This design comes from an exercise in tuning for small area on the open sky130 flow, not from production work. Function was checked by simulation only, so behaviour that the tests miss may differ from the original. Power and IR drop assume default switching activity.

**design.v**
```verilog
module delay_counter #(
	parameter counter_width = 32
) (
	input clk,
	input rst_n,
	input [counter_width-1:0] count,	
	input load,
	output done
	);
reg [counter_width-1:0] counter;
always @(posedge clk or negedge rst_n)
	if(~rst_n)
		counter <= 0;
	else if(load)
		counter <= count;
	else  
		counter <= counter - 1'b1;
assign done = (counter == 0);
endmodule
module  read_byte(
                  clk,
                  rst_n,
                  dly_done,
				  read_data,      
				  read_data_out,
				  dly,
				  ack,
				  read_en,
				  nf_re_n,
				  dly_load			  
                );
       input         clk;
       input         rst_n;
       input         dly_done;
       input         read_en;
	   input  [7:0]  read_data;
       output [7:0]  read_data_out;
       output [31:0] dly;
       output        nf_re_n;
       output        dly_load;
       output        ack;
       reg    [7:0]  read_data_out;
       reg    [3:0]  dly_counter;
       reg           nf_re_n;
       reg           dly_load;
       reg           ack;
		 reg    [4:0]  cycle;
       assign dly[31:0] = {28'b0, dly_counter[3:0]};
       reg    [1:0]  state;
       parameter idle = 2'd0;
       parameter read = 2'd1;
parameter TWP   = 4'd3,   
		  TWC   = 4'd6,   
		  TRP   = 4'd4,   
		  TRC   = 4'd6,   
		  TREA  = 4'd3,   
		  TWB   = 4'd10;  
always@(posedge clk or negedge rst_n)
    begin
       if(~rst_n) begin
                cycle       <= 0;
                nf_re_n     <= 1;
                dly_load    <= 0;
                dly_counter <= 0;
                state       <= idle;
                ack         <= 0;
                read_data_out <= 0;
       end
       else begin
       case(state)
         idle: begin 
                cycle       <= 0;
                nf_re_n     <= 1;
                dly_load    <= 0;
                dly_counter <= 0;
                ack         <= 0;
                if(read_en)
                 state <= read;
                else
                 state <= idle;
               end
         read:    
               case(cycle)
                  5'd0: begin
                        nf_re_n       <= 1'b0;
	                    dly_load      <= 1;             
	                    dly_counter   <= TREA;
	                    cycle         <= cycle+1;
                        end
                  5'd1: begin
                        dly_load      <= 0;             
	                   if(dly_done)                     
	                   begin
	                     read_data_out   <= read_data;  
	                     cycle           <= cycle+1;
	                     dly_load        <= 1;
	                     dly_counter     <= TRP-TREA;
	                   end
	                  end
	             5'd2: begin
	                  dly_load       <= 0;
	                  if(dly_done)
	                    begin
	                    nf_re_n     <= 1;
	                    cycle       <= cycle+1;
	                    dly_load    <= 1;
	                    dly_counter <= TRC-TRP;
	                    end
	                 end  
	            5'd3: begin
	                 dly_load       <= 0;
	                 if(dly_done)
	                   begin
	                    ack         <= 1;
	                    state       <= idle;
	                   end
	                 end    
                 endcase
       endcase       
       end
     end
endmodule
module hamming_xor( clk,
                   rst_n,
                   hamming_en,
                   hamming_result,
                   nfecc
                  );
input clk;
input rst_n;     
input hamming_en;      
input [23:0] hamming_result;
output [23:0]nfecc;
reg    [11:0]nfecc_r;
reg     [1:0] state;
assign  nfecc[23:0]={10'b0,state,nfecc_r};
wire [23:0] tmp;
assign tmp=hamming_result;
wire [7:0]  cnt;
assign cnt = (((tmp[0]+tmp[1]+tmp[2])+(tmp[3]+tmp[4]+tmp[5]))+((tmp[6]+tmp[7]+tmp[8])+(tmp[9]+
           tmp[10]+tmp[11])))+(((tmp[12]+tmp[13]+tmp[14])+(tmp[15]+tmp[16]+tmp[17]))+((tmp[18]+tmp[19]+tmp[20])+
           (tmp[21]+tmp[22]+tmp[23])));
always@(posedge clk or negedge rst_n)
begin
  if(~rst_n) begin
    state   <= 2'b00;
    nfecc_r <= 12'h000;
  end
  else if(hamming_en) begin
    case(cnt)
      0:  begin
           state   <= 2'b00;
           nfecc_r <= 12'h0000;
          end
      12: begin
          state      <= 2'b01;
          nfecc_r[0] <= tmp[1]; 
          nfecc_r[1] <= tmp[3];
          nfecc_r[2] <= tmp[5];
          nfecc_r[3] <= tmp[7];
          nfecc_r[4] <= tmp[9];
          nfecc_r[5] <= tmp[11];
          nfecc_r[6] <= tmp[13];
          nfecc_r[7] <= tmp[15];
          nfecc_r[8] <= tmp[17];
          nfecc_r[9] <= tmp[19];
          nfecc_r[10] <= tmp[21];
          nfecc_r[11] <= tmp[23];
          end
     default: begin
            state <= 2'b10; 
            nfecc_r <=12'h000;
             end
    endcase
   end
end
endmodule
module controller(
          clk,
          rst_n,
          start,
          nf_addr0, 
          nf_addr1,
          operate,
          page_size,
          r,
          dio_in,
          dio_out,
          dio_oe,
          done,
          nf_cle,
          nf_ale,
          nf_ce_n,
          nf_re_n,
          nf_we_n,
          Flash2RamDat,
          Flash2RamWe,  
          Flash2RamAddr,
          Ram2FlashDat,
          ecc_en,
          ecc_ack,
          status,
          id,
          valid,
          nfecc0,
          hamming_out0
           );
input           clk;
input           rst_n;
input           start;
input [31:0]    nf_addr0;
input [31:0]    nf_addr1;
input [3:0]     operate;
input [1:0]     page_size;
input           r;
input [7:0]     dio_in;
output [7:0]    dio_out;
output          dio_oe;
input           ecc_ack;
input [23:0]    hamming_out0;
output          ecc_en;
reg             ecc_en;
output          done;
output          nf_cle;
output          nf_ale;
output          nf_ce_n;
output          nf_re_n;
output          nf_we_n;
output [31:0]   Flash2RamDat;
output          Flash2RamWe;
output [8:0]    Flash2RamAddr;
reg [17:0]      cycle;
reg [11:0]      byte_num;
input  [31:0]   Ram2FlashDat;
reg nf_cle;
reg nf_ale;
reg nf_ce_n;
reg nf_we_n;
wire nf_re_n;
reg done;
output  [7:0]    status;
reg     [7:0]    status;
output  [31:0]   id;
output [31:0]    valid;
reg    [31:0]    valid;
output [31:0]    nfecc0;
wire   [23:0]    nfecc_w;
assign nfecc0 = {8'b0, nfecc_w};
reg    [31:0]    id;
reg    [4:0]     counter;       
reg              counter_rst;
reg              counter_en;
reg   [7:0]      write_data;
wire  [7:0]      read_data;
reg              io_read;         
assign           read_data= io_read ? dio_in : write_data;
assign           dio_out = write_data;
assign           dio_oe  = ~io_read;
reg [15:0]       state;
reg [31:0]       Flash2RamDat;
reg              Flash2RamWe;
reg [8:0]        Flash2RamAddr ;
wire             ack;
reg              read_en;
wire [7:0]       read_data_out;
wire             dly_done;
wire [31:0]      dly;
wire             dly_load;
reg [23:0]       ori_hamming;
reg [23:0]       new_hamming;
reg [23:0]       hamming_result;
reg [7:0]        cnt;
parameter idle               =  16'b0000000000000001,
          flash_rst      	 =  16'b0000000000000010,
          page_read          =  16'b0000000000000100,
          block_erase        =  16'b0000000000001000,
          page_program       =  16'b0000000000010000,
          read_id            =  16'b0000000000100000,
          read_status        =  16'b0000000001000000,  
          copy_back          =  16'b0000000010000000,
          write_ecc          =  16'b0000000100000000,
          read_ecc           =  16'b0000001000000000,
          invalid_block      =  16'b0000010000000000,
          read_block_state   =  16'b0000100000000000;
parameter cycle_1               =  18'b000000000000000001,
          cycle_2      	        =  18'b000000000000000010,
          cycle_3               =  18'b000000000000000100,
          cycle_4               =  18'b000000000000001000,
          cycle_5               =  18'b000000000000010000,
          cycle_6               =  18'b000000000000100000,
          cycle_7               =  18'b000000000001000000,  
          cycle_8               =  18'b000000000010000000,
          cycle_9               =  18'b000000000100000000,
          cycle_10              =  18'b000000001000000000,
          cycle_11              =  18'b000000010000000000,
          cycle_12              =  18'b000000100000000000,
          cycle_13              =  18'b000001000000000000,
          cycle_14              =  18'b000010000000000000,
          cycle_15              =  18'b000100000000000000,
          cycle_16              =  18'b001000000000000000,
          cycle_17              =  18'b010000000000000000,
          cycle_18              =  18'b100000000000000000;
task cycle_inc;
begin
  cycle <= (cycle<<1);
end
endtask
parameter TWP   = 4'd3,   
          TWC   = 4'd6,   
          TRP   = 4'd4,   
          TRC   = 4'd6,   
          TREA  = 4'd3,   
          TWB   = 4'd10;  
 reg[11:0]     PageSize;
 reg[7:0]      spare_area;  
 always @*
     begin
        case(page_size)
        2'b00: PageSize = 12'd256;
        2'b01: PageSize = 12'd512;
        2'b10: PageSize = 12'd1024;
        default: PageSize = 12'd2048;
       endcase
     end
 reg hamming_en;
 hamming_xor hamming_xor(
                        .clk(clk),
                        .hamming_en(hamming_en),
                        .hamming_result(hamming_result),
                        .rst_n(rst_n),
                        .nfecc(nfecc_w)
                        );
always@(posedge clk or negedge rst_n)
begin
    if(~rst_n) begin
        state<= idle;
        id          <= 0;
        status      <=0;
        cycle       <= 0;
        nf_ce_n     <=0;        
        nf_cle      <=0;
        nf_ale      <=0;
        nf_we_n     <=0;    
        cnt         <=0;
        done        <=0;
        byte_num    <=0;       
        counter_en  <=0;       
        counter_rst <=1;       
        Flash2RamWe <=0;        
        Flash2RamAddr <= 0;
        hamming_en     <=0;
        new_hamming     <=0;
        ori_hamming     <=0;
        hamming_result  <=0;
        valid           <=0;
        ecc_en          <=0;
        io_read         <=1;
        write_data      <=0;
        read_en         <=0;
        Flash2RamDat    <=0;
    end
    else begin
    case(state)
    idle: begin
            nf_ce_n <=0;  
            nf_cle  <=0;
            nf_ale  <=0;
            nf_we_n <=0;
            cycle   <=cycle_1;
            done    <=0;
            cnt     <=0;
            byte_num     <=0;       
            counter_en   <=0;      
            counter_rst  <=1;    
            Flash2RamWe  <=0;     
            Flash2RamAddr <= 0;
            hamming_en <=0;
            if(start && !done) begin    
                case(operate)
                4'b0000: state <= idle;
                4'b0001: state <= page_read;
                4'b0010: state <= page_program;
                4'b0011: state <= block_erase;
                4'b0100: state <= write_ecc;
                4'b0101: state <= read_ecc;
                4'b0110: state <= flash_rst;
                4'b0111: state <= read_id;
                4'b1000: state <= copy_back;
                4'b1001: state <= read_status;
                4'b1010: state <= invalid_block; 
                4'b1011: state <= read_block_state;  
                default: state <= idle;
                endcase
            end
          end
    page_read: begin            
                case(cycle)
                cycle_1: sendCmd(8'h00); 
                cycle_2: sendAddr(nf_addr0[7:0],0);
                cycle_3: sendAddr(nf_addr0[16:9],0);        
                cycle_4: sendAddr(nf_addr0[24:17],0);
                cycle_5: sendAddr({7'b0,nf_addr0[25]},1);
                cycle_6: begin
                       cnt <= cnt+1;
                       if(cnt==7'd5)
                        cycle_inc;
                      end
                cycle_7: if(r) cycle_inc; 
                cycle_8: begin
                        read_byte_task(4'd0,1);                                                                     
                      end
                cycle_9:begin
                        read_byte_task(4'd1,1);                                                 
                    end
                cycle_10:begin                        
                        read_byte_task(4'd2,1);                               
                    end
                cycle_11:begin
                        read_byte_task(4'd3,1);                  
                    end
              cycle_12:begin
                        Flash2RamWe<=1;       
                        cycle_inc;
                        end
              cycle_13:begin
                        Flash2RamWe<=0;      
                        Flash2RamAddr <= Flash2RamAddr+1;
                        cycle_inc;
                        end 
              cycle_14: begin
                        if(byte_num==PageSize)
                            cycle_inc;
                        else
                            cycle<= cycle_8;
                      end   
             cycle_15: begin
                      opdone;
                     end 
              default: state <= idle;   
            endcase 
        end
    page_program: begin
                 case(cycle)
                  cycle_1: begin                               
                        ecc_en <= 1;
                        if(ecc_ack) begin
                         cycle_inc;
                         ecc_en <=0;                    
                         end
                       end  
                  cycle_2:begin                         
                         sendCmd(8'h00);
                       end
                  cycle_3:sendCmd(8'h80);
                  cycle_4: sendAddr(nf_addr0[7:0],0);
                  cycle_5: sendAddr(nf_addr0[16:9],0);
                  cycle_6: sendAddr(nf_addr0[24:17],0);
                  cycle_7: sendAddr({7'b0,nf_addr0[25]},1);
                  cycle_8: sendByte(Ram2FlashDat[7:0],1);
                  cycle_9: sendByte(Ram2FlashDat[15:8],1);
                  cycle_10: sendByte(Ram2FlashDat[23:16],1);
                  cycle_11: sendByte(Ram2FlashDat[31:24],1);  
                  cycle_12: begin
                        Flash2RamAddr <= Flash2RamAddr+1;
                        if(byte_num==PageSize)
                          cycle_inc;
                        else cycle <=cycle_8;   
                        end
                  cycle_13: sendCmd(8'h10);
                  cycle_14: begin
                       cnt <= cnt+1;
                       if(cnt==8'd5)
                        cycle_inc;
                      end
                  cycle_15: if(r) cycle_inc;  
                  cycle_16: sendCmd(8'h70);
                  cycle_17: read_byte_task(4'd4,1); 
                  cycle_18: begin
                          opdone;
                          end 
                  default: state<= idle;
                 endcase    
                    end
    write_ecc: begin
                  case(cycle)
                  cycle_1:sendCmd(8'h50);
                  cycle_2:sendCmd(8'h80);
                  cycle_3: sendAddr(nf_addr0[7:0],0);
                  cycle_4: sendAddr(nf_addr0[16:9],0);
                  cycle_5: sendAddr(nf_addr0[24:17],0);
                  cycle_6: sendAddr({7'b0,nf_addr0[25]},1);
                  cycle_7: sendByte(hamming_out0[7:0],1);
                  cycle_8: sendByte(hamming_out0[15:8],1);
                  cycle_9: sendByte(hamming_out0[23:16],1);          
                  cycle_10: sendCmd(8'h10);
                  cycle_11: begin
                       cnt <= cnt+1;
                       if(cnt==8'd5)
                        cycle_inc;
                      end
                  cycle_12: if(r) cycle_inc; 
                  cycle_13: sendCmd(8'h70);
                  cycle_14: read_byte_task(4'd4,1);             
                  cycle_15: opdone;
                  default: state<= idle;
                  endcase
               end
    invalid_block: 
               begin
                  case(cycle)
                  cycle_1:sendCmd(8'h50);
                  cycle_2:sendCmd(8'h80);
                  cycle_3: sendAddr(nf_addr0[7:0],0);
                  cycle_4: sendAddr(nf_addr0[16:9],0);
                  cycle_5: sendAddr(nf_addr0[24:17],0);
                  cycle_6: sendAddr({7'b0,nf_addr0[25]},1);
                  cycle_7: sendByte(8'hec,1);                        
                  cycle_8: sendCmd(8'h10);
                  cycle_9: begin
                       cnt <= cnt+1;
                       if(cnt==8'd5)
                        cycle_inc;
                      end
                  cycle_10: if(r) cycle_inc; 
                  cycle_11: opdone;
                  default: state<= idle;
                  endcase  
             end
    read_ecc: begin
                case(cycle)
                cycle_1: begin                                                                                
                      ecc_en <= 1;
                      if(ecc_ack) begin
                         cycle_inc;
                         ecc_en          <= 0;
                         new_hamming     <= hamming_out0;
                      end                                                                             
                     end        
                cycle_2: sendCmd(8'h50); 
                cycle_3: sendAddr(nf_addr0[7:0],0);
                cycle_4: sendAddr(nf_addr0[16:9],0);        
                cycle_5: sendAddr(nf_addr0[24:17],0);
                cycle_6: sendAddr({7'b0,nf_addr0[25]},1);
                cycle_7: begin
                       cnt <= cnt+1;
                       if(cnt==8'd10)
                        cycle_inc;
                      end
                cycle_8: if(r) cycle_inc; 
                cycle_9: read_byte_task(4'd5,1);
                cycle_10: read_byte_task(4'd6,1);
                cycle_11: read_byte_task(4'd7,1);    
                cycle_12: begin
                          hamming_result <= new_hamming^ori_hamming;
                          hamming_en <= 1;
                          cycle_inc;
                          end
                cycle_13: begin
                           cycle_inc;
                           end
                cycle_14: opdone;
                default: state <= idle;
                  endcase
                  end
    read_block_state: 
                  begin
                  case(cycle)
                  cycle_1:sendCmd(8'h50);                 
                  cycle_2: sendAddr(nf_addr0[7:0],0);
                  cycle_3: sendAddr(nf_addr0[16:9],0);
                  cycle_4: sendAddr(nf_addr0[24:17],0);
                  cycle_5: sendAddr({7'b0,nf_addr0[25]},1);
                  cycle_6: begin
                       cnt <= cnt+1;
                       if(cnt==8'd5)
                        cycle_inc;
                      end
                  cycle_7: if(r) cycle_inc; 
                  cycle_8: read_byte_task(4'd8,1);       
                  cycle_9: opdone;
                  default: state<= idle;
                  endcase  
             end
    read_id: begin
                case(cycle)
                cycle_1: sendCmd(8'h90);
                cycle_2: sendAddr(8'h00,1);
                cycle_3: read_byte_task(4'd9,1);
                cycle_4: read_byte_task(4'd10,1);
                cycle_5: read_byte_task(4'd11,1);
                cycle_6: read_byte_task(4'd12,1);
                cycle_7: opdone;
                default: state <= idle;                     
                endcase         
             end
    block_erase: begin
                    case(cycle)
                    cycle_1: sendCmd(8'h60);
                    cycle_2: sendAddr(nf_addr0[16:9],0);
                    cycle_3: sendAddr(nf_addr0[24:17],0);
                    cycle_4: sendAddr({7'b0,nf_addr0[25]},1);
                    cycle_5: sendCmd(8'hd0);
                    cycle_6: begin
                       cnt <= cnt+1;
                       if(cnt==8'd5)
                        cycle_inc;
                      end
                    cycle_7: if(r) cycle_inc; 
                    cycle_8: sendCmd(8'h70);
                    cycle_9: read_byte_task(4'd4,1);
                    cycle_10: opdone;
                    default: state<= idle;
                    endcase
                end
    flash_rst: begin
                case(cycle)
                cycle_1:sendCmd(8'hff);
                cycle_2: begin
                       cnt <= cnt+1;
                       if(cnt==8'd5)
                       cycle_inc;
                      end
                cycle_3: if(r) cycle_inc;     
                cycle_4:opdone;
                default:state <= idle;
                endcase
               end
    read_status: begin
                    case(cycle)
                    cycle_1: sendCmd(8'h70);
                    cycle_2: cycle_inc; 
                    cycle_3: read_byte_task(4'd4,1);
                    cycle_4: begin
                          opdone;
                          end
                    default: state <=idle;
                    endcase
                  end
    default: state <= idle;
    endcase 
 end
end
always@(posedge clk or negedge rst_n)
  begin
    if(~rst_n)
      begin
            counter <=0;
      end
    else
        begin
          if(counter_rst) 
                counter<=0;
          else if(counter_en)
                counter <= counter + 1'b1;
      end
  end
task  delay;
      input[7:0]  Tdelay;
      begin
      counter_rst <= 0;
      counter_en  <= 1;
          if(counter==Tdelay)
           begin
               counter_rst   <= 1'b1;
               counter_en    <= 1'b0;
                cycle        <= cycle+1;
           end
      end
endtask  
task  sendAddr;
    input[7:0] address;
    input      last_addr;
     begin
     io_read     <= 0;  
      nf_we_n    <= 0;
      nf_ale     <= 1;
      write_data <= address;    
      counter_rst<= 0;
      counter_en <= 1;  
        if( (counter>=TWP) && (counter<TWC))
         begin
           nf_we_n <= 1'b1; 
         end
       else if ( counter==TWC )
           begin
             nf_we_n  <= 1'b1;
             if(last_addr) 
             nf_ale <= 1'b0;
             counter_rst <= 1'b1;
             counter_en  <= 1'b0;
             cycle_inc;
           end
     end
endtask
task  sendCmd;
       input[7:0]  command;
       begin
           write_data      <= command;
           io_read         <= 1'b0;
           nf_cle          <= 1'b1;
           nf_we_n         <= 1'b0;
           counter_rst     <= 0;
           counter_en      <= 1;
       if( (counter>=TWP) && (counter<TWC))
       begin
              nf_we_n      <= 1'b1; 
         end
     else if ( counter==TWC )
       begin
             nf_cle        <= 1'b0;
             nf_we_n       <= 1'b1;
             counter_rst   <= 1'b1;
             counter_en    <= 1'b0;
             cycle_inc;
            end
   end
endtask
task  sendByte;
       input[7:0]  data;
       input       last_data;
       begin
       counter_rst   <= 0;
       counter_en    <= 1;
       io_read       <= 1'b0; 
       nf_we_n       <= 1'b0;
       write_data    <= data;
         if( (counter>=TRP) && (counter<TRC) )
            begin
           nf_we_n <= 1'b1; 
            end
       else if ( counter==TRC )
            begin
             nf_we_n     <= 1'b1;
             counter_rst <= 1'b1;
             counter_en  <= 1'b0;
             byte_num    <= byte_num+1;
             if(last_data)
                begin   
               cycle_inc;
                 end
        end
       end
endtask
task opdone;
      begin
        state <= idle;
         done <= 1;
      end
endtask
read_byte read_byte(
           .clk(clk),
           .rst_n(rst_n),
           .dly_done(dly_done),
           .read_data(read_data),
           .read_data_out(read_data_out),
           .dly(dly),
           .ack(ack),
           .read_en(read_en),
           .nf_re_n(nf_re_n),
           .dly_load(dly_load)        
         );
delay_counter  #(.counter_width(32)) 
delay_counter (
    .clk   ( clk ),
    .rst_n ( rst_n ),
    .count (dly),
    .load  ( dly_load),
    .done  ( dly_done)
);  
task  read_byte_task;
       input [3:0]  dest;
       input        last_data;
       begin
       io_read       <= 1'b1;
       read_en       <= 1;
       if(ack) begin
        read_en      <= 0; 
        case(dest)
        4'd0:  Flash2RamDat[7:0]   <= read_data_out;
        4'd1:  Flash2RamDat[15:8]  <= read_data_out;
        4'd2:  Flash2RamDat[23:16] <= read_data_out;
        4'd3:  Flash2RamDat[31:24] <= read_data_out;
        4'd4:  status[7:0]         <= read_data_out;
        4'd5:  ori_hamming[7:0]    <= read_data_out;
        4'd6:  ori_hamming[15:8]   <= read_data_out;
        4'd7:  ori_hamming[23:16]  <= read_data_out;
        4'd8:  valid[7:0]          <= read_data_out;
        4'd9:  id[31:24]           <= read_data_out;
        4'd10: id[23:16]           <= read_data_out;
        4'd11: id[15:8]            <= read_data_out;
        default: id[7:0]           <= read_data_out;
        endcase
        byte_num     <= byte_num+1;
        if(last_data)
        cycle_inc;
       end
      end
endtask
endmodule
`timescale 1ns / 1ps
module ppc_interface(
					clk,
					rst_n,
					cs_n,
					oe_n,
					we_n,
					rd_wr,
					ebi_data_in,
					ebi_data_out,
					ebi_data_oe,
					id,
                    valid,          
                    nfecc0,         
					status,
					buffer,
					ebi_addr,
					operate,
					page_size,
					Ahb2RamWENB_d,
					Ahb2RamOENB,
					Ram2AhbQB,		 
					start,
					nfaddr0,
					nfaddr1,
					done,
					Ahb2RamAddr
					);
    input clk;
	input rst_n;
    input cs_n;
    input oe_n;
    input [3:0] we_n;
    input rd_wr;
    input [31:0] Ram2AhbQB;		 
    input [31:0] ebi_data_in;
    output [31:0] ebi_data_out;
    output ebi_data_oe;
    input [31:0] id;
    input  [31:0] valid;
    input  [31:0] nfecc0;
    input [7:0] status;
	input done;
	output [31:0] nfaddr0;
	output [31:0] nfaddr1;
	input [15:0] ebi_addr;  
	output [3:0] operate;
	output 		 start;
	output [1:0] page_size;
	output Ahb2RamWENB_d;
	output Ahb2RamOENB;
	output [8:0] Ahb2RamAddr;
	output [31:0] buffer;
reg [31:0] nfcr;
reg [31:0] nfaddr0;
reg [31:0] nfaddr1;
wire [3:0] operate;
wire [1:0] page_size;
wire re_o;
wire we_o;
wire [13:0] match_addr;
assign match_addr=ebi_addr[15:2];  
reg Ahb2RamWENB;
reg Ahb2RamWENB_d;
wire Ahb2RamOENB;
wire wdt_en;                      
assign {start,wdt_en,page_size,operate}= nfcr[7:0];
assign Ahb2RamAddr = match_addr[8:0]; 
assign we_o =  ~rd_wr & ~cs_n&(we_n!=4'b1111);  
assign re_o = rd_wr & ~cs_n&(we_n==4'b1111)  ;  
wire flash_cr_wr;  
wire flash_addr0_wr;  
wire flash_addr1_wr;  
wire flash_cr_re;
wire flash_addr0_re;
wire flash_addr1_re;
wire id_read;
wire status_read;
wire valid_read;
wire nfecc0_read;
assign flash_cr_wr	 = we_o&&(match_addr == 14'b00100000000001);  
assign flash_addr0_wr = we_o&&(match_addr == 14'b00100000000000); 
assign flash_addr1_wr = we_o&&(match_addr == 14'b00100000000100); 
assign flash_cr_re	 = re_o&&(match_addr == 14'b00100000000001);  
assign flash_addr0_re = re_o&&(match_addr == 14'b00100000000000); 
assign flash_addr1_re = re_o&&(match_addr == 14'b00100000000100); 
assign valid_read = re_o&&(match_addr == 14'b00100000000101); 
assign nfecc0_read = re_o&&(match_addr == 14'b00100000000110); 
assign id_read       = re_o&&(match_addr == 14'b00100000000010);
assign status_read   = re_o&&(match_addr == 14'b00100000000011);
assign Ahb2RamOENB=re_o&&(match_addr>=14'b00010000000000)&&(match_addr<=14'b00010111111111);
reg  [31:0] read_data;
wire [31:0] write_data;
assign ebi_data_out = read_data;
assign ebi_data_oe  = re_o;
assign write_data = re_o ? read_data : ebi_data_in;
reg [31:0] wdt;     
reg [31:0] buffer;  
always@( posedge clk or negedge rst_n)
begin
	if(~rst_n) begin
		nfcr <=0;
		nfaddr0 <=0;
		nfaddr1 <=0;
		nfcr    <=0;
		buffer  <=0;
        Ahb2RamWENB <=0;
        Ahb2RamWENB_d <=0;
	end
	else begin
   Ahb2RamWENB<=we_o&&(match_addr>=14'b00010000000000)&&(match_addr<=14'b00010111111111);
   Ahb2RamWENB_d <= Ahb2RamWENB;  
   if(Ahb2RamWENB)
    buffer<= write_data[31:0];
  if(we_o)
   begin
   case(match_addr)
   14'b00100000000001:      nfcr<=write_data[31:0];
   14'b00100000000000:   nfaddr0<=write_data[31:0];
   14'b00100000000100:   nfaddr1<=write_data[31:0];
    endcase
   end
    if(done||(wdt_en&&(wdt==1000000)))  
      nfcr[7] <= 0;  
	end
end
always@ *
begin
  read_data = 32'hffff0000;
  if(re_o)
   begin
   case(match_addr)
   14'b00100000000001:     read_data = nfcr;
   14'b00100000000000:  read_data = nfaddr0;
   14'b00100000000010:       read_data = id;
   14'b00100000000011:   read_data = status;
   14'b00100000000100:  read_data = nfaddr1;
   14'b00100000000101:    read_data = valid;
   14'b00100000000110:   read_data = nfecc0;
    default:  read_data= 32'hffff0000;
   endcase
   end
   if(Ahb2RamOENB)
    read_data= Ram2AhbQB; 
end
always@(posedge clk or negedge rst_n)
begin
  if(~rst_n)
     wdt <=0;
  else
     begin
       if(nfcr[7])
        wdt <= wdt+1;
       else
        wdt <= 0;
     end
end
endmodule
module ecc_controller(
                   clk,
                   rst_n,
                   data_in,  
                   en,
                   addr,
                   ecc_gen,
                   reset_gen,
                   data8,    
                   count,
                   ecc_load,
                   ecc_ack
                  );
 input            clk;   
 input            rst_n;
 output [8:0]     addr;
 input [31:0]     data_in;
 input            en;
 output           reset_gen;
 reg              reset_gen;
 output           ecc_gen;
 reg              ecc_gen;
 output           ecc_load;
 reg              ecc_load;
 output           ecc_ack;
 reg              ecc_ack;
 output [7:0]      data8;
 reg    [7:0]      data8;
 output [10:0]     count;
 reg    [10:0]     count;
 reg    [8:0]      addr;
 reg [1:0] state;  
 parameter idle      = 2'd0;
 parameter ecc_begin = 2'd1;
 reg [3:0]        cycle;
 always@(posedge clk or negedge rst_n)
 begin
   if(~rst_n) begin
     state   <= idle;
     ecc_gen       <= 0;
     ecc_load      <= 0;
     reset_gen     <= 1;
     ecc_ack       <= 0;
     data8         <= 0;
     cycle         <= 0;
     addr          <= 0;
     count         <= 0;
   end
   else begin 
   case(state)
   idle: begin 
        ecc_gen       <= 0;
        ecc_load      <= 0;
        ecc_ack       <= 0;
        reset_gen     <= 1;
        cycle         <= 0;
        addr          <= 0;
        count         <= 0;
        if(en)
          state       <= ecc_begin;
        else
          state      <= idle;
		end
   ecc_begin:
      begin
      ecc_load  <= 1;
      case(cycle)
        4'd0: begin
                data8     <= data_in[7:0];
                count     <= {addr,2'b00};  
                ecc_gen   <= 1;
                reset_gen <= 0;
                cycle     <= cycle+1;
              end
        4'd1: begin
                data8     <= data_in[15:8];
                count     <= {addr,2'b01};
                cycle     <= cycle+1;
              end
        4'd2: begin
                data8     <= data_in[23:16];
                count     <= {addr,2'b10};
                cycle     <= cycle+1;
              end
        4'd3: begin
                data8     <= data_in[31:24];
                count     <= {addr,2'b11};
                cycle     <= cycle+1;
              end   
        4'd4: begin
                  if(count==511) begin
                    ecc_gen   <= 0;
                    ecc_load  <= 1;                 
                    ecc_ack   <= 1;
                    cycle     <= cycle+1;
                    end
                  else begin
                    cycle     <= 0;
                    addr      <= addr+1;
                    ecc_gen   <= 0;
                    end
              end  
        4'd5: state <= idle;
       endcase 
       end      
   endcase
    end   
 end  
endmodule
`timescale 1ns/1ns
module NandEccGeneration (
              clk,
              rst_n,
              datain,
              count_in,
              hamming_out0,
              hamming_out1,
              hamming_out2,
              hamming_out3,
              nand_ecc_gen,
              reset_ecc_gen,
	          ecc_load
              );
 input            clk;   
 input            rst_n;
 input            nand_ecc_gen;
 input            reset_ecc_gen;
 input            ecc_load;
 input [7:0]      datain;
 input [10:0]     count_in;
 output[23:0]     hamming_out0;
 output[23:0]     hamming_out1;
 output[23:0]     hamming_out2;
 output[23:0]     hamming_out3;
 reg   [23:0]     hamming_out0;
 reg   [23:0]     hamming_out1;
 reg   [23:0]     hamming_out2;
 reg   [23:0]     hamming_out3;
 reg    [23:0]     hammingcode_tmp;
 wire              rowparity_tmp;
assign  rowparity_tmp=datain[0]^datain[1]^datain[2]^datain[3]^datain[4]^datain[5]^datain[6]^datain[7];
always @(negedge rst_n or posedge clk )
 begin 
    if (~rst_n ==1'b1)
         begin 
            hamming_out0     <= 24'b000000; 
            hamming_out1     <= 24'b000000; 
            hamming_out2     <= 24'b000000; 
            hamming_out3     <= 24'b000000; 
         end
    else if(ecc_load)
         begin
           if(count_in==511)  hamming_out0     <= hammingcode_tmp; 
            if(count_in==1023) hamming_out1     <= hammingcode_tmp; 
            if(count_in==1535) hamming_out2     <= hammingcode_tmp; 
            if(count_in==2047) hamming_out3     <= hammingcode_tmp;        
         end
  end
always @(negedge rst_n or posedge clk )
 begin : ParityGEN
   if (!rst_n ==1'b1)
      begin 
        hammingcode_tmp  <= 24'h000000;
      end
   else if(count_in==0)
      begin
        hammingcode_tmp  <= 24'h000000;
      end
   else begin
     if (nand_ecc_gen == 1'b1)
       begin
         hammingcode_tmp[0]<= hammingcode_tmp[0]^datain[0]^ datain[2]^ datain[4]^ datain[6];  
         hammingcode_tmp[1]<= hammingcode_tmp[1]^datain[1]^ datain[3]^ datain[5]^ datain[7];  
         hammingcode_tmp[2]<= hammingcode_tmp[2]^datain[0]^ datain[1]^ datain[4]^ datain[5];  
         hammingcode_tmp[3]<= hammingcode_tmp[3]^datain[2]^ datain[3]^ datain[6]^ datain[7];  
         hammingcode_tmp[4]<= hammingcode_tmp[4]^datain[0]^ datain[1]^ datain[2]^ datain[3];  
         hammingcode_tmp[5]<= hammingcode_tmp[5]^datain[4]^ datain[5]^ datain[6]^ datain[7];  
         hammingcode_tmp[6]<= hammingcode_tmp[6]^(rowparity_tmp & ~(count_in[0])) ;           
         hammingcode_tmp[7]<= hammingcode_tmp[7]^(rowparity_tmp & count_in[0]) ;              
         hammingcode_tmp[8]<= hammingcode_tmp[8]^(rowparity_tmp & ~(count_in[1])) ;           
         hammingcode_tmp[9]<= hammingcode_tmp[9]^(rowparity_tmp & count_in[1]) ;              
         hammingcode_tmp[10]<= hammingcode_tmp[10]^(rowparity_tmp & ~(count_in[2])) ;         
         hammingcode_tmp[11]<= hammingcode_tmp[11]^(rowparity_tmp & count_in[2]) ;            
         hammingcode_tmp[12]<= hammingcode_tmp[12]^(rowparity_tmp & ~(count_in[3])) ;         
         hammingcode_tmp[13]<= hammingcode_tmp[13]^(rowparity_tmp & count_in[3]) ;            
         hammingcode_tmp[14]<= hammingcode_tmp[14]^(rowparity_tmp & ~(count_in[4])) ;        
         hammingcode_tmp[15]<= hammingcode_tmp[15]^(rowparity_tmp & count_in[4]) ;           
         hammingcode_tmp[16]<= hammingcode_tmp[16]^(rowparity_tmp & ~(count_in[5])) ;        
         hammingcode_tmp[17]<= hammingcode_tmp[17]^(rowparity_tmp & count_in[5]) ;           
         hammingcode_tmp[18]<= hammingcode_tmp[18]^(rowparity_tmp & ~(count_in[6])) ;        
         hammingcode_tmp[19]<= hammingcode_tmp[19]^(rowparity_tmp & count_in[6]) ;           
         hammingcode_tmp[20]<= hammingcode_tmp[20]^(rowparity_tmp & ~(count_in[7])) ;       
         hammingcode_tmp[21]<= hammingcode_tmp[21]^(rowparity_tmp & count_in[7]) ;          
         hammingcode_tmp[22]<= hammingcode_tmp[22]^(rowparity_tmp & ~(count_in[8])) ;       
         hammingcode_tmp[23]<= hammingcode_tmp[23]^(rowparity_tmp & count_in[8]) ;          
       end
    else 
       begin
         hammingcode_tmp[23:0] <= hammingcode_tmp[23:0];
       end
   end
 end
endmodule
`timescale 1ns / 1ps
module nand_flash_top(
    input         clk,
    input         rst_n,
    input         cs_n,
    input         oe_n,
    input  [3:0]  we_n,
    input         rd_wr,
    input  [15:0] ebi_addr,
    input  [31:0] ebi_data_in,
    output [31:0] ebi_data_out,
    output        ebi_data_oe,
    input         r,
    input  [7:0]  dio_in,
    output [7:0]  dio_out,
    output        dio_oe,
    output        nf_cle,
    output        nf_ale,
    output        nf_ce_n,
    output        nf_re_n,
    output        nf_we_n,
    output [8:0]  ram_a_addr,
    output        ram_a_we,
    output [31:0] ram_a_din,
    input  [31:0] ram_a_dout,
    output [8:0]  ram_b_addr,
    output        ram_b_we,
    output [31:0] ram_b_din,
    input  [31:0] ram_b_dout
    );
	wire [3:0] operate;
	wire [31:0] nfaddr0;
	wire [31:0] nfaddr1;
	wire [1:0]	page_size;
	wire [8:0]	Ahb2RamAddr;
	wire [31:0] buffer;
	wire [31:0] Ram2AhbQB;
	wire [31:0] id;
    wire [31:0] valid;
    wire [31:0] nfecc0;
	wire [7:0]  status;
	wire        done;
	wire        start;
	wire        Ahb2RamWENB;
	wire        Ahb2RamOENB;
	wire [31:0] Flash2RamDat;
    wire        Flash2RamWe;
    wire [8:0]  Flash2RamAddr;
    wire [31:0] Ram2FlashDat;
wire [10:0] count_in;
wire ecc_load;
wire [7:0]  datain;
wire nand_ecc_gen;
wire ecc_ack;
wire reset_ecc_gen;
wire [8:0] ecc_addr;
wire ecc_en;
wire [23:0] hamming_out0;
wire [23:0] hamming_out1;
wire [23:0] hamming_out2;
wire [23:0] hamming_out3;
ppc_interface ebi_interface (
        .clk(clk),
        .rst_n(rst_n),
        .cs_n(cs_n),
        .oe_n(oe_n),
        .we_n(we_n),
        .rd_wr(rd_wr),
        .ebi_data_in(ebi_data_in),
        .ebi_data_out(ebi_data_out),
        .ebi_data_oe(ebi_data_oe),
		  .buffer(buffer),
		  .id(id),
          .valid(valid),
          .nfecc0(nfecc0),
		  .status(status),
        .ebi_addr(ebi_addr),
        .operate(operate),
        .page_size(page_size),
        .Ahb2RamWENB_d(Ahb2RamWENB),
        .Ahb2RamOENB(Ahb2RamOENB),
        .Ram2AhbQB(Ram2AhbQB),
        .start(start),
        .nfaddr0(nfaddr0),
        .nfaddr1(nfaddr1),
		  .done(done),
        .Ahb2RamAddr(Ahb2RamAddr));
controller nf_controller(
	      .clk(clk),
          .rst_n(rst_n),
          .start(start),
          .nf_addr0(nfaddr0), 
          .nf_addr1(nfaddr1),
          .operate(operate),
          .page_size(page_size),
          .r(r),
          .dio_in(dio_in),
          .dio_out(dio_out),
          .dio_oe(dio_oe),
          .done(done),
          .nf_cle(nf_cle),
          .nf_ale(nf_ale),
          .nf_ce_n(nf_ce_n),
          .nf_re_n(nf_re_n),
          .nf_we_n(nf_we_n),
          .Flash2RamDat(Flash2RamDat),
          .Flash2RamWe(Flash2RamWe),
          .Flash2RamAddr(Flash2RamAddr),
          .Ram2FlashDat(Ram2FlashDat),
          .ecc_en(ecc_en),
          .ecc_ack(ecc_ack),
          .status(status),
          .id(id),
          .valid(valid),
          .nfecc0(nfecc0),
          .hamming_out0(hamming_out0)
	       );
wire [8:0] addra;
assign addra = ecc_en ? ecc_addr : Flash2RamAddr;
assign ram_a_addr   = addra;
assign ram_a_we     = Flash2RamWe;
assign ram_a_din    = Flash2RamDat;
assign Ram2FlashDat = ram_a_dout;
assign ram_b_addr   = Ahb2RamAddr;
assign ram_b_we     = Ahb2RamWENB;
assign ram_b_din    = buffer;
assign Ram2AhbQB    = ram_b_dout;
ecc_controller ecc_controller(
                   .clk(clk),
                   .rst_n(rst_n),
                   .data_in(Ram2FlashDat),  
                   .en(ecc_en&(~ecc_ack)),
                   .addr(ecc_addr),
                   .ecc_gen(nand_ecc_gen),
                   .reset_gen(reset_ecc_gen),
                   .data8(datain),    
                   .count(count_in),
                   .ecc_load(ecc_load),
				   .ecc_ack(ecc_ack)
                  );
NandEccGeneration ecc_generation(
                .clk(clk),
                .rst_n(rst_n),
                .datain(datain),
                .count_in(count_in),
                .hamming_out0(hamming_out0),
                .hamming_out1(hamming_out1),
                .hamming_out2(hamming_out2),
                .hamming_out3(hamming_out3),
                .nand_ecc_gen(nand_ecc_gen),
                .reset_ecc_gen(reset_ecc_gen),
	            .ecc_load(ecc_load)
              );
endmodule
```
**run.sh**
```bash
#!/bin/bash
# synth_recipe.tcl (not shown) runs the flow's synth.tcl, then flattens the netlist and writes it again
# the make line also repeats each setting of config.mk as NAME=value (left out here)
make -C /OpenROAD-flow-scripts/flow DESIGN_CONFIG=/design/flow/config.mk WORK_HOME=/design/flow/orfs CLKGATE_MAP_FILE= SYNTH_SCRIPT=/design/flow/synth_recipe.tcl finish
```
**config.mk**
```make
export PLATFORM = sky130hd
export DESIGN_NAME = nand_flash_top
export DESIGN_NICKNAME = nand_flash_top
export VERILOG_FILES = /design/flow/design.v
export SDC_FILE = /design/flow/constraint.sdc
export NUM_CORES = 4
export LEC_CHECK = 0
export CAP_MARGIN = 20
export CORE_MARGIN = 2
export CORE_UTILIZATION = 40
export SLEW_MARGIN = 20
```
**constraint.sdc**
```tcl
create_clock -name core_clock -period 10.0 [get_ports {clk}]
set_input_delay 2.0000 -clock core_clock [delete_from_list [all_inputs] [get_ports {clk}]]
set_output_delay 2.0000 -clock core_clock [all_outputs]
set_load 0.01 [all_outputs]
```
==> impl_metrics.env <==
export IMPL_outcome="finished clean"
export IMPL_grt_overflow=0
export IMPL_hold_buffers=0
export IMPL_whs_ns=0.4801
export IMPL_cts_setup_buffers=0
export IMPL_io_buffers=256
export IMPL_nets=3501
export IMPL_regArea_sq_mm=0.01367
export IMPL_seq_cells=546
export IMPL_ir_worst_vdd_mv=0.1252
export IMPL_fin_crit_sh=0.7953
export IMPL_grt_use_total=0.2759
export IMPL_slew_violations=0
export IMPL_rsz0062_at_grt="false"
export IMPL_ant_nets=0
export IMPL_p_comb_w=0.000213
export IMPL_route_met2_wl_um=47230
export IMPL_cts_root_buf="clkbuf_16"
export IMPL_cp_start_kind="input pin"
export IMPL_clkbuf_count=80
export IMPL_grtUsageMet3=0.05029
export IMPL_pin_count=261
export IMPL_hpwl_um=77160
export IMPL_vias_per_cell=6.081
export IMPL_cell_internal_pwr_w=0.003722
export IMPL_rows=100
export IMPL_pwr_share_comb=0.044
export IMPL_dieArea_sq_mm=0.07752
export IMPL_crit_fanout=22
export IMPL_tritoncts="built"
export IMPL_cp_slowest_stage_delay_ns=0.85
export IMPL_required_ns=8.00
export IMPL_dpl_cell_area_sq_mm=0.03363
export IMPL_postSynthCellCount=3158
export IMPL_final_common_cell="dfrtp_1"
export IMPL_signal_buffer_area_fraction=0.08634
export IMPL_grt_pass1_wl_um=164200
export IMPL_clk_share=0.05974
export IMPL_path_cells="clkdlybuf4s50_1 -> nor4b_1 -> nand4_1 -> nor2_1 -> o311ai_2 -> buf_4 -> a21oi_1 -> a21o_1 -> clkdlybuf4s50_1"
export IMPL_fp_dieW_um=278.4
export IMPL_start_util=0.4046
export IMPL_p_leak_nw=15.03
export IMPL_multi_input_area_share=0.4286
export IMPL_fin_setup_tns_ns=0
export IMPL_synth_simple_area_share=0.1693
export IMPL_fin_skew_ns=0.06433
export IMPL_p_per_area_mw_per_mm2=135.0
export IMPL_syn_num_nets=3332
export IMPL_multi_input_area_sq_mm=0.01534
export IMPL_rr_endpoint="nf_controller.hamming_xor.nfecc_r[6]$_DFFE_PN0P_"
export IMPL_multi_input_gates=2306
export IMPL_arrival_ns=5.95
export IMPL_path_class="in2out"
export IMPL_layout_area_top_class="multi-input combinational cells"
export IMPL_area_growth_pct=18.83
export IMPL_drive_above_1_share=0.1252
export IMPL_r2r_cells=16
export IMPL_cts_sinks=546
export IMPL_cp_depth=9
export IMPL_slowest_stage="nor2_1"
export IMPL_slew_headroom=0.2410
export IMPL_muxShareOfSynthArea=0.08860
export IMPL_yosysWarnings=7
export IMPL_synth_compound_area_frac=0.1856
export IMPL_power_leader="clock"
export IMPL_antenna_cells=1
export IMPL_dp_cells=4233
export IMPL_clockBufferDepth=3
export IMPL_syn_area_sq_mm=0.03012
export IMPL_hold_depth=2
export IMPL_avgSynthCellArea_sq_um=9.539
export IMPL_worstHoldEndpoint="ebi_interface.nfaddr1[7]$_DFFE_PN0P_"
export IMPL_wl_met3_um=8830
export IMPL_seq_power_share=0.463
export IMPL_hold_viol=0
export IMPL_core_area_sq_mm=0.07445
export IMPL_drt_pass1_iter_count=8
export IMPL_cts_resized=0
export IMPL_topRoutingLayerUsed="met4"
export IMPL_drv_cap=0
export IMPL_n_all_inverters=90
export IMPL_yosys_register_bits=546
export IMPL_synth_top_cells_by_area="dfrtp_1, mux2_2, o21ai_0"
export IMPL_fill_cells=6944
export IMPL_yosys_area_share_xor_xnor=0.03954
export IMPL_yosys_area_top_type_share=0.4503
export IMPL_path_delay_family="simple AND/OR/NAND/NOR gates"
export IMPL_critical_path_buf_inv_count=3
export IMPL_yosysTopAreaCell="dfrtp_1"
export IMPL_cp_endpoint="ebi_data_out[10]"
export IMPL_grt_pass1_vias=25503
export IMPL_pg_clk_w=0.00238
export IMPL_antenna_found_initial=4
export IMPL_fmax_mhz=125.7
export IMPL_drt_iter0_markers=3068
export IMPL_seq_share=0.3820
export IMPL_p_seq_w=0.00224
export IMPL_nWellTaps=969
export IMPL_wl_met1_um=46770
export IMPL_busiest_layer="met2"
export IMPL_avgRoutedWirePerCell_um=24.91
export IMPL_grt_max_degree=159
export IMPL_path_common_cell="clkdlybuf4s50_1"
export IMPL_finalInstanceArea_sq_mm=0.03579
export IMPL_async_reset_ff_frac=1.000
export IMPL_route_detailed_drc=0
export IMPL_insertion_delay_ns=0.66
export IMPL_p_switching_w=0.001110
export IMPL_synth_cell_types=92
export IMPL_worst_pin_slew_ns=1.130
export IMPL_synth_edff_count=0
export IMPL_setup_viol=0
export IMPL_cts_buffers=60
export IMPL_layout_common_cells="dfrtp_1, nand2_1, o21ai_0"
export IMPL_hp_start="ebi_interface.nfaddr1[7]$_DFFE_PN0P_"
export IMPL_critPathCaptureType="primary output"
export IMPL_signal_buffers=323
export IMPL_reg2reg_slack_ns=4.67
export IMPL_post_route_min_period_ns=7.953
export IMPL_chipHeight_um=278.4
export IMPL_pwr_share_clk=0.493
export IMPL_cp_startpoint="ebi_addr[10]"
export IMPL_synth_main_ff_cell="dfrtp_1"
export IMPL_ys_seq_area_frac=0.4537
export IMPL_synth_top_family_by_area="compound AO/OA/AOI/OAI gates"
export IMPL_synth_adder_area_share=0.02251
export IMPL_p_sw_frac=0.2298
export IMPL_cts_htree_levels=2
export IMPL_r2r_start="nf_controller.hamming_result[1]$_DFFE_PN0P_"
export IMPL_final_cells=4348
export IMPL_hp_class="reg2reg"
export IMPL_clk_pin_slew_worst_paths_ns=0.06
export IMPL_gp_congestion=0.9849
per-stage QoR:
| stage | util | worst slack (ns) | power (W) |
|---|---|---|---|
| 2_1_floorplan | - | 3.949 | 0.002326 |
| 3_3_place_gp | 0.4517 | 2.211 | 0.002493 |
| 3_5_place_dp | 0.4517 | 2.177 | 0.002493 |
| 4_1_cts | 0.4804 | 2.158 | 0.004892 |
| 5_1_grt | 0.4808 | 1.878 | 0.005003 |
| 6_report | 0.4808 | 2.047 | 0.004832 |
cell usage after synthesis (11+ instances only):
library cell and instances:
dfrtp_1 542, nand2_1 317, o21ai_0 266, nor2_1 226, mux2_2 181, clkbuf_1 180
a21oi_1 158, inv_1 87, xnor2_1 85, a22oi_1 77, nor3_1 75, nand3_1 74
mux2i_1 54, xor2_1 51, and2_1 48, nor4_1 46, a221oi_1 45, or3_1 35
a222oi_1 34, o22ai_1 33, a22o_1 31, nand4_1 31, and3_1 30, nand2b_1 29
a31oi_1 27, ha_1 27, nor2b_1 20, a21boi_0 19, o31ai_1 19, fa_1 17
o21ai_1 17, or4_1 17, or2_2 16, buf_2 12, buf_4 12, o221ai_1 11
### Met1 routing

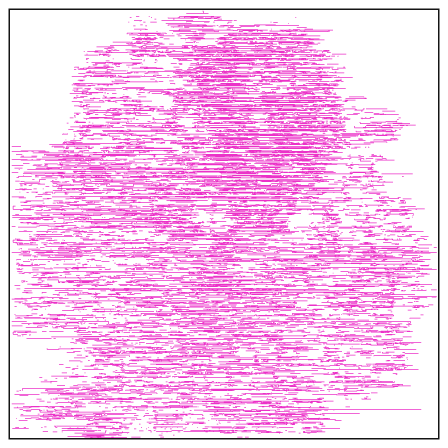
wire length on this layer = 46.8 mm
nets with wire on the layer = 3,287
main direction = horizontal
share of all routed wire = 43%
vias post-DR: 26,441
met1 GRT Util: 0.3858
WL final: 108,300 um

### Metal 2

The bar under the picture is 100 um long. Cells faint in the background.
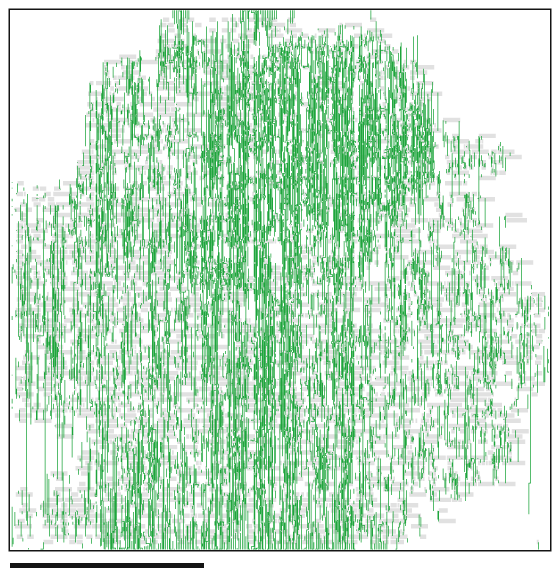
wire length on this layer = 47.2 mm
main direction = vertical
share of all routed wire = 44%
nets with wire on the layer = 2,890
longest straight run = 97.2 um
GR Layer Usage met2: 0.4136

==> what the ideal ports hide <==
Ports are ideal in the flow. The routed layout listed here was re-timed in OpenROAD.
Step 1 assumes that a clkbuf_16 drives the clock port and a buf_2 every other input.
Step 2 moves the port delays by t, midway between the first and last clock arrival at a register: inputs arrive t later, outputs are due t later. That takes back most of the time a late clock gives input paths.
Three values: ideal, step 1, step 2; two values: the first two.
shift t [ns]: 0.700
setup WS [ns]: 2.047 / 2.027 / 2.027
hold slack, ns: 0.480 / 0.480 / 0.480
worst setup path after step 2: input to output
After both steps this run still meets setup and hold. For this run, drivers alone change the setup slack by -0.020 ns; drivers and shift together by -0.020 ns.
